Context: an optimization exercise on an open-source flow, tuned for small area. The choices shown serve that exercise and are no tape-out recipe.
The RTL was checked by simulation tests, not by an equivalence proof against the original design.

### design/flow/design.v
module ahb_slave_controller (
    input  wire        HCLK,         
    input  wire        HRESETn,      
    input  wire        HWRITE,       
    input  wire [1:0]  HTRANS,       
    input  wire        HSEL,         
    input  logic [31:0] HADDR,       
    input  logic [2:0]  HSIZE,       
    input  logic [2:0]  HBURST,      
    input  logic [3:0]  HPROT,       
    input  logic        HMASTLOCK,   
    input  logic [3:0]  HWSTRB,      
    input  logic [31:0] HWDATA,      
    output logic       HREADY,       
    output logic       HRESP,        
    output logic [31:0] HRDATA,      
    output logic [31:0] addr,        
    output logic [2:0]  size,        
    output logic [2:0]  burst,       
    output logic [3:0]  prot,        
    output logic        mastlock,    
    output logic [3:0]  strb,        
    output logic [31:0] write_data,  
    input  logic [31:0] read_data,   
    output logic        write_read,  
    output logic        transfer_valid,  
    input  logic        error_flag   
);
    logic trans_type_reg;
    logic addr_phase_valid;
    logic data_phase_valid;
    typedef enum logic [1:0] {
        IDLE = 2'b00,
        DATA_PHASE = 2'b01,
        ERROR = 2'b10
    } state_t;
    state_t state, next_state;
    assign addr_phase_valid = HSEL && (HTRANS == 2'b10 || HTRANS == 2'b11);
    assign data_phase_valid = (state == DATA_PHASE);
    always_ff @(posedge HCLK or negedge HRESETn) begin
        if (!HRESETn) begin
            trans_type_reg <= 1'b0;
            addr <= 32'b0;
            size <= 3'b0;
            burst <= 3'b0;
            prot <= 4'b0;
            mastlock <= 1'b0;
            strb <= 4'b0;
        end else begin
            if (addr_phase_valid && HREADY) begin
                trans_type_reg <= HWRITE;
                addr <= HADDR;
                size <= HSIZE;
                burst <= HBURST;
                prot <= HPROT;
                mastlock <= HMASTLOCK;
                strb <= HWSTRB;
            end
        end
    end
    assign write_data = HWDATA;
    assign HRDATA = read_data;
    always_ff @(posedge HCLK or negedge HRESETn) begin
        if (!HRESETn) begin
            state <= IDLE;
        end else begin
            state <= next_state;
        end
    end
    always_comb begin
        write_read = 1'b0;
        transfer_valid = 1'b0;
        HRESP = 1'b0;
        HREADY = 1'b1;
        next_state = state;
        case (state)
            IDLE: begin
                if (addr_phase_valid) begin
                    next_state = DATA_PHASE;
                    HREADY = 1'b1;  
                end
            end
            DATA_PHASE: begin
                write_read = trans_type_reg;  
                transfer_valid = 1'b1;        
                if (error_flag) begin
                    HRESP = 1'b1;            
                    next_state = ERROR;
                    HREADY = 1'b0;           
                end else if (addr_phase_valid) begin
                    next_state = DATA_PHASE;  
                    HREADY = 1'b1;
                end else begin
                    next_state = IDLE;       
                    HREADY = 1'b1;
                end
            end
            ERROR: begin
                HRESP = 1'b1;        
                HREADY = 1'b1;       
                if (addr_phase_valid)
                    next_state = DATA_PHASE;
                else
                    next_state = IDLE;
            end
            default: begin
                next_state = IDLE;
            end
        endcase
    end
endmodule
module ahb_slave_reg_file (
    input  logic        HCLK,         
    input  logic        HRESETn,      
    input  logic [31:0] addr,         
    input  logic [2:0]  size,         
    input  logic [2:0]  burst,        
    input  logic [3:0]  prot,         
    input  logic        mastlock,     
    input  logic [3:0]  strb,         
    input  logic [31:0] write_data,   
    output logic [31:0] read_data,    
    input  logic        write_read,      
    input  logic        transfer_valid,  
    output logic        error_flag,   
    output logic [31:0] tdr_o,        
    output logic [31:0] lcr_o,        
    output logic [31:0] ocr_o,        
    output logic [31:0] fcr_o,        
    output logic [31:0] ier_o,        
    output logic [31:0] hcr_o,        
    input  logic [31:0] rdr_i,        
    input  logic [31:0] lsr_i,        
    input  logic [31:0] iir_i         
);
    logic [31:0] addr_reg;
    logic [2:0]  size_reg;
    logic [3:0]  strb_reg;
    assign addr_reg = addr;
    assign size_reg = size;
    assign strb_reg = strb;
    typedef enum logic [11:0] {
        ADDR_TDR = 12'h000,
        ADDR_RDR = 12'h004,
        ADDR_LCR = 12'h008,
        ADDR_OCR = 12'h00C,
        ADDR_LSR = 12'h010,
        ADDR_FCR = 12'h014,
        ADDR_IER = 12'h018,
        ADDR_IIR = 12'h01C,
        ADDR_HCR = 12'h020
    } apb_addr_e;
    function automatic logic check_alignment(input logic [31:0] address, input logic [2:0] transfer_size);
        case (transfer_size)
            3'b000: check_alignment = 1'b1;                     
            3'b001: check_alignment = (address[0] == 1'b0);     
            3'b010: check_alignment = (address[1:0] == 2'b00);  
            default: check_alignment = 1'b0;                    
        endcase
    endfunction
    always_comb begin
        error_flag = 1'b0;
        if (transfer_valid) begin
            if (addr_reg[31:12] != 20'h0 || 
                (addr_reg[11:0] != ADDR_TDR && 
                 addr_reg[11:0] != ADDR_RDR && 
                 addr_reg[11:0] != ADDR_LCR && 
                 addr_reg[11:0] != ADDR_OCR && 
                 addr_reg[11:0] != ADDR_LSR && 
                 addr_reg[11:0] != ADDR_FCR && 
                 addr_reg[11:0] != ADDR_IER && 
                 addr_reg[11:0] != ADDR_IIR && 
                 addr_reg[11:0] != ADDR_HCR)) begin
                error_flag = 1'b1;
            end
            if (!check_alignment(addr_reg, size_reg)) begin
                error_flag = 1'b1;
            end
            if (size_reg > 3'b010) begin  
                error_flag = 1'b1;
            end
            if (write_read && (addr_reg[11:0] == ADDR_RDR || 
                              addr_reg[11:0] == ADDR_LSR || 
                              addr_reg[11:0] == ADDR_IIR)) begin
                error_flag = 1'b1;
            end
        end
    end
    always_ff @(posedge HCLK or negedge HRESETn) begin
        if (!HRESETn) begin
            tdr_o <= 32'b0;
            lcr_o <= 32'b0;
            ocr_o <= 32'b0;
            fcr_o <= 32'b0;
            ier_o <= 32'b0;
            hcr_o <= 32'b0;
        end else if (write_read && !error_flag && transfer_valid) begin
            unique case (addr_reg[11:0])
                ADDR_TDR: begin
                    if (strb_reg[0]) tdr_o[7:0]   <= write_data[7:0];
                    if (strb_reg[1]) tdr_o[15:8]  <= write_data[15:8];
                    if (strb_reg[2]) tdr_o[23:16] <= write_data[23:16];
                    if (strb_reg[3]) tdr_o[31:24] <= write_data[31:24];
                end
                ADDR_LCR: begin
                    if (strb_reg[0]) lcr_o[7:0]   <= write_data[7:0];
                    if (strb_reg[1]) lcr_o[15:8]  <= write_data[15:8];
                    if (strb_reg[2]) lcr_o[23:16] <= write_data[23:16];
                    if (strb_reg[3]) lcr_o[31:24] <= write_data[31:24];
                end
                ADDR_OCR: begin
                    if (strb_reg[0]) ocr_o[7:0]   <= write_data[7:0];
                    if (strb_reg[1]) ocr_o[15:8]  <= write_data[15:8];
                    if (strb_reg[2]) ocr_o[23:16] <= write_data[23:16];
                    if (strb_reg[3]) ocr_o[31:24] <= write_data[31:24];
                end
                ADDR_FCR: begin
                    if (strb_reg[0]) fcr_o[7:0]   <= write_data[7:0];
                    if (strb_reg[1]) fcr_o[15:8]  <= write_data[15:8];
                    if (strb_reg[2]) fcr_o[23:16] <= write_data[23:16];
                    if (strb_reg[3]) fcr_o[31:24] <= write_data[31:24];
                end
                ADDR_IER: begin
                    if (strb_reg[0]) ier_o[7:0]   <= write_data[7:0];
                    if (strb_reg[1]) ier_o[15:8]  <= write_data[15:8];
                    if (strb_reg[2]) ier_o[23:16] <= write_data[23:16];
                    if (strb_reg[3]) ier_o[31:24] <= write_data[31:24];
                end
                ADDR_HCR: begin
                    if (strb_reg[0]) hcr_o[7:0]   <= write_data[7:0];
                    if (strb_reg[1]) hcr_o[15:8]  <= write_data[15:8];
                    if (strb_reg[2]) hcr_o[23:16] <= write_data[23:16];
                    if (strb_reg[3]) hcr_o[31:24] <= write_data[31:24];
                end
                default: ;  
            endcase
        end
    end
    always_comb begin
        read_data = 32'b0;
        if (!write_read && !error_flag && transfer_valid) begin
            unique case (addr_reg[11:0])
                ADDR_TDR: read_data = tdr_o;
                ADDR_RDR: read_data = rdr_i;
                ADDR_LCR: read_data = lcr_o;
                ADDR_OCR: read_data = ocr_o;
                ADDR_LSR: read_data = lsr_i;
                ADDR_FCR: read_data = fcr_o;
                ADDR_IER: read_data = ier_o;
                ADDR_IIR: read_data = iir_i;
                ADDR_HCR: read_data = hcr_o;
                default: read_data = 32'b0;
            endcase
        end
    end
endmodule
module ahb_slave (
    input  wire        HCLK,         
    input  wire        HRESETn,      
    input  wire [31:0] HADDR,        
    input  wire        HWRITE,       
    input  wire [2:0]  HSIZE,        
    input  wire [2:0]  HBURST,       
    input  wire [3:0]  HPROT,        
    input  wire [1:0]  HTRANS,       
    input  wire        HMASTLOCK,    
    input  wire        HSEL,         
    input  wire [31:0] HWDATA,       
    output wire [31:0] HRDATA,       
    output wire        HREADY,       
    output wire        HRESP,        
    input  wire [3:0]  HWSTRB,       
    output wire [31:0] tdr_o,        
    output wire [31:0] lcr_o,        
    output wire [31:0] ocr_o,        
    output wire [31:0] fcr_o,        
    output wire [31:0] ier_o,        
    output wire [31:0] hcr_o,        
    input  wire [31:0] rdr_i,        
    input  wire [31:0] lsr_i,        
    input  wire [31:0] iir_i         
);
    logic        write_read;      
    logic        error_flag;      
    logic        transfer_valid;  
    logic [31:0] addr;            
    logic [2:0]  size;            
    logic [2:0]  burst;           
    logic [3:0]  prot;            
    logic        mastlock;        
    logic [3:0]  strb;            
    logic [31:0] write_data;      
    logic [31:0] read_data;       
    ahb_slave_controller u_controller (
        .HCLK(HCLK),
        .HRESETn(HRESETn),
        .HWRITE(HWRITE),
        .HTRANS(HTRANS),
        .HSEL(HSEL),
        .HADDR(HADDR),
        .HSIZE(HSIZE),
        .HBURST(HBURST),
        .HPROT(HPROT),
        .HMASTLOCK(HMASTLOCK),
        .HWSTRB(HWSTRB),
        .HWDATA(HWDATA),
        .HREADY(HREADY),
        .HRESP(HRESP),
        .HRDATA(HRDATA),
        .addr(addr),
        .size(size),
        .burst(burst),
        .prot(prot),
        .mastlock(mastlock),
        .strb(strb),
        .write_data(write_data),
        .read_data(read_data),
        .write_read(write_read),
        .transfer_valid(transfer_valid),
        .error_flag(error_flag)
    );
    ahb_slave_reg_file u_reg_file (
        .HCLK(HCLK),
        .HRESETn(HRESETn),
        .addr(addr),
        .size(size),
        .burst(burst),
        .prot(prot),
        .mastlock(mastlock),
        .strb(strb),
        .write_data(write_data),
        .read_data(read_data),
        .write_read(write_read),
        .transfer_valid(transfer_valid),
        .error_flag(error_flag),
        .tdr_o(tdr_o),
        .lcr_o(lcr_o),
        .ocr_o(ocr_o),
        .fcr_o(fcr_o),
        .ier_o(ier_o),
        .hcr_o(hcr_o),
        .rdr_i(rdr_i),
        .lsr_i(lsr_i),
        .iir_i(iir_i)
    );
endmodule
### design/flow/run.sh
#!/bin/bash
# synth_recipe.tcl (not shown) runs the flow's synth.tcl, then flattens the netlist and writes it again
# the make line also repeats each setting of config.mk as NAME=value (left out here)
make -C /OpenROAD-flow-scripts/flow DESIGN_CONFIG=/design/flow/config.mk WORK_HOME=/design/flow/orfs CLKGATE_MAP_FILE= SYNTH_SCRIPT=/design/flow/synth_recipe.tcl finish
### design/flow/config.mk
export PLATFORM = sky130hd
export DESIGN_NAME = ahb_slave
export DESIGN_NICKNAME = ahb_slave
export VERILOG_FILES = /design/flow/design.v
export SDC_FILE = /design/flow/constraint.sdc
export NUM_CORES = 4
export LEC_CHECK = 0
export CAP_MARGIN = 20
export CORE_MARGIN = 2
export CORE_UTILIZATION = 40
export SLEW_MARGIN = 20
### design/flow/constraint.sdc
create_clock -name core_clock -period 5.0 [get_ports {HCLK}]
set_input_delay 1.0000 -clock core_clock [delete_from_list [all_inputs] [get_ports {HCLK}]]
set_output_delay 1.0000 -clock core_clock [all_outputs]
set_load 0.01 [all_outputs]
Signal metal coverage by tile:
The bar under the picture is 50 um long. 36 x 36 tiles, from white (low) to dark blue (high), scaled to the fullest tile. Values are wire area over tile area, all layers added.
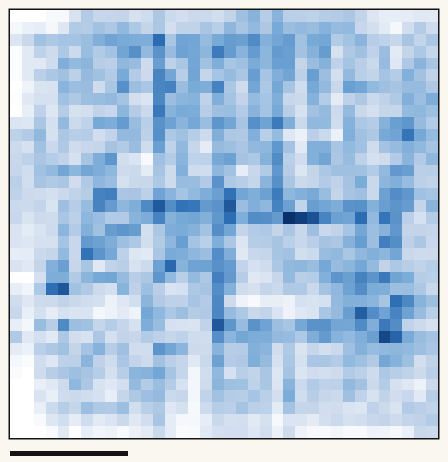
1.9% of the tiles are nearly empty. The mean over all tiles is 0.26. 15% of the tiles are over half the peak. The fullest tile reaches 0.77.

Clock nets:
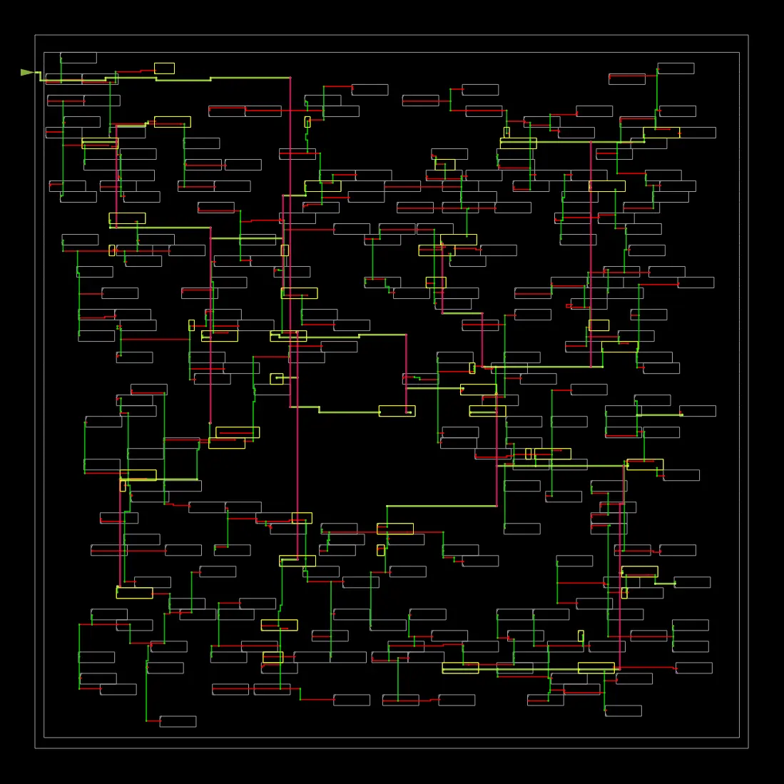
CTS Sinks: 234
clk_skew: 0.0175 ns

Gate-type map:
The bar under the picture is 50 um long.
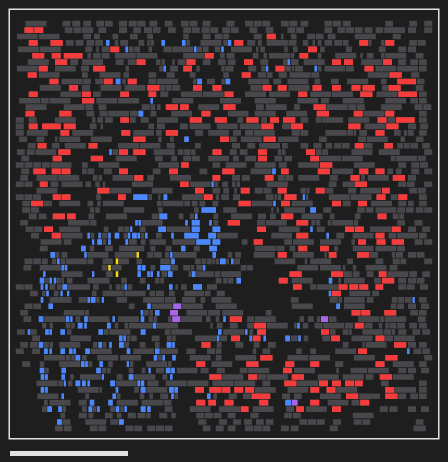
Red stands for multiplexers, cells 224, where widely spread. Blue stands for NAND gates, cells 199. Purple stands for AND-OR and OR-AND gates, cells 5. Yellow stands for inverters, cells 4, where middle left.

Nets reached from selected ports:
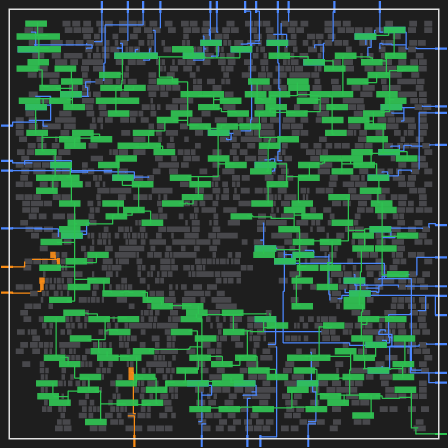
Green stands for HRESETn, bits 1, direction input, edge right, end cells 234, buffers 3, wire 1,990 um. Blue stands for ocr_o, bits 32, direction output, edge 12 top, 12 right, 4 left, 4 bottom, end cells 32, buffers 32, wire 1,550 um. Orange stands for HSIZE, bits 3, direction input, edge 2 left, 1 bottom, end cells 6, buffers 3, wire 67.6 um.
port bufs: 397
# IOs: 407

==> impl_metrics.tcl <==
set metrics [dict create \
    ys_seq_elements 234 \
    maxSlewViolCount 0 \
    outcome "timing/DRC/antenna clean" \
    dieWidth_um 181 \
    synthesis.area_um2 12600 \
    synth_cell_types 63 \
    remaining_drc_errors 0 \
    hold_path.class "primary input to async pin" \
    cp_max_fo 18 \
    hpwl_um 37700 \
    power.share.switching 0.351 \
    syn_nets 1286 \
    highest_layer "met5" \
    worstSkewPairLatency_ns 0.54 \
    grtUsageMet2 0.524 \
    grt_max_degree 125 \
    grt_pass1_wl_um 77300 \
    wl_met1_um 21400 \
    slew_headroom 0.365 \
    grt_use_met1 0.409 \
    start_kind "flip-flop" \
    powerDensity_nw_per_um2 345 \
    postPlaceCellArea_um2 17000 \
    cts_resized 0 \
    routedWlPerCell_um 27.5 \
    end_kind "output pin" \
    ctsHoldBuffers 0 \
    finalCriticalPeriod_ns 4.79 \
    cp_data_arrival_time_ns 3.79 \
    grt.busiest_layer "met2" \
    async_flop_share 1.00 \
    worstSetupPathType "flip-flop to output pin" \
    synth_area_per_cell_um2 11.4 \
    cp_data_required_time_ns 4.00 \
    core_um2 30700 \
    setup-tns-final_ns 0 \
    routed-wl-met2_um 25100 \
    drt-pass1-iter-count 5 \
    layout-drive-gt1-share 0.216 \
    internal_power_mw 4.01 \
    start_util 0.409 \
    post-cts-setup-buffer-count 0 \
    drt_iter0_markers 1045 \
    clock_path_buffers 3 \
    p_comb_frac 0.283 \
    drv_cap 0 \
    ctsHtreeMaxLevel 1 \
    grt_setup_unrepaired "no" \
    die-area_um2 32800 \
    timing.fmax_mhz 209 \
    areaGrowthSynthToFinish_pct 42.5 \
    netlist_top_cells_area "dfrtp_1, mux2_2, mux2_4" \
    gr-total-overflow 0 \
    cts.clk_slew.worst_paths_ns 0.06 \
    synthesis.instances 1101 \
    ys.flop_type "dfrtp_1" \
    cts_root_buf "clkbuf_16" \
    cts_buffers 27 \
    cts_tree "yes" \
    hold_viol_final 0 \
    viasPerCell 6.04 \
    num_rows 64 \
    r2r-end "u_reg_file.fcr_o[29]" \
    power_mw 6.18 \
    cp-startpoint "u_controller.addr[24]" \
    ff2ff_setup_slack_ns 1.68 \
    synth_edf_count 0 \
    die_y_um 181 \
    wl_um 52300 \
    final_nets 1669 \
    ys_seq_area_frac 0.466 \
    synth.most_common_cell "dfrtp_1" \
    clkPwrFrac 0.311 \
    period_share 0.958 \
    num_vias 11500 \
    r2r-start "u_controller.state[1]" \
    worst_pin_slew_ns 0.951 \
    wl_met3_um 4090 \
    power_frac_seq 0.406 \
    ys_warn_count 2 \
    leakage_nw 7.01 \
    track_usage 0.312 \
    setup_viol 0 \
    r2r_cells 8 \
    yosys.area.top_type "dfrtp_1" \
    p_switching_mw 2.17 \
    peakVddDrop_v 0.000232 \
    fin_area_um2 17900 \
    gp_congestion 0.866 \
    synth.top_cell.area_share 0.466 \
    grtUsageMet3 0.0635 \
    detail-route-antenna-nets 0 \
    grt_pass1_vias 11400 \
    antenna_found_initial 5 \
    synth_common_cells "dfrtp_1, mux2_2, nand2_1, mux2_4, a22oi_1" \
]
[critical path: stages, from the launching register on]
cell,delay [ns]
dfrtp_1,0.40
nor4_1,0.43
nand3_1,0.35
nor2_2,0.19
or4b_2,0.66
buf_4,0.26
a21oi_1,0.34
clkdlybuf4s50_1,0.61
[cell type report]
cell class / count / area (um2)
Antenna cell: 3 / 7.51
Clock buffer: 42 / 792
Clock inverter: 4 / 48.8
Fill cell: 2669 / 12900
Inverter: 4 / 15.0
Multi-Input combinational cell: 776 / 6340
Sequential cell: 234 / 5860
Tap cell: 396 / 495
Timing Repair Buffer: 441 / 4340
[worst max-delay path by stage]
stage / endpoint / cells after the start
2_1_floorplan: HRDATA[19] / 6
3_3_place_gp: HRDATA[12] / 7
3_5_place_dp: HRDATA[12] / 7
4_1_cts: HRDATA[12] / 7
5_1_grt: HRDATA[12] / 7
6_report: HRDATA[12] / 7
[per-stage QoR]
step	hold WS, ns	util	setup slack (ns)	cells
finish	0.415	0.582	0.210	1900
global route	0.460	0.582	0.0528	1900
CTS	0.439	0.581	0.106	1894
detailed placement	0.510	0.554	0.686	1848
global placement	0.499	0.553	0.734	1847
floorplan	0.485	-	1.72	1101
[cells by family (layout without fill, tap and decap cells)]
logic type	after synthesis	in the layout	synth area share
and+or+nand+nor	305	305	0.137
AOI/OAI and AO/OA	242	242	0.135
DFF	234	234	0.466
muxes	224	224	0.223
buffers and inverters	91	491	0.0342
adders and majority gates	4	4	0.00398
xor gates and xnor gates	1	1	0.000697
other	0	3	0
[power groups by stage]
stage | combinational [mW] | clock, mW | sequential, mW
2_1_floorplan | 1.11 | 0 | 2.31
4_1_cts | 1.74 | 1.95 | 2.50
3_3_place_gp | 1.71 | 0 | 2.52
6_report | 1.75 | 1.92 | 2.51
3_5_place_dp | 1.74 | 0 | 2.54
5_1_grt | 1.88 | 2.03 | 2.55
[cell usage in the layout, fill, tap and decap left out, types with 9 or more instances in the layout]
cell type        netlist  routed
a21oi_1               60      60
a221oi_1              16      16
a22oi_1               63      63
a31oi_1               28      28
and3_1                41      41
buf_4                  1      42
clkbuf_1              59       9
clkbuf_16              0      27
clkdlybuf4s50_1        0     396
dfrtp_1              234     231
mux2_2               133     133
mux2_4                64      64
mux2i_1               19      19
nand2_1               91      91
nand3_1               45      45
nand4_1               44      44
nor2_1                30      28
o211ai_1               9       9
o21ai_0               26      26

-- separate check: timing with driven ports --
The flow's constraints put no driver on any port. The routed layout listed below was extracted and timed again, unchanged, in two steps. Step 1 (the two cells are an assumption about what drives the block):
set clk [get_ports {HCLK}]
set_driving_cell -lib_cell sky130_fd_sc_hd__clkbuf_16 $clk
set_driving_cell -lib_cell sky130_fd_sc_hd__buf_2 [delete_from_list [all_inputs] $clk]
Step 2, shift: input delay + t, output delay - t, t = (earliest + latest rising clock arrival at the registers) / 2. This alone moves slack from input paths to output paths. a / b / c = no drivers / after step 1 / after step 2; a / b = the first two.
t (ns): 0.591
setup slack, ns: 0.210 / 0.155 / 0.745
slew at the worst register clock pin (ns): 0.06 / 0.06
worst data-port slew with drivers (ns): 0.12
After both steps this run still meets setup and hold. For this run, drivers alone change the setup slack by -0.055 ns; drivers and shift together by +0.535 ns.
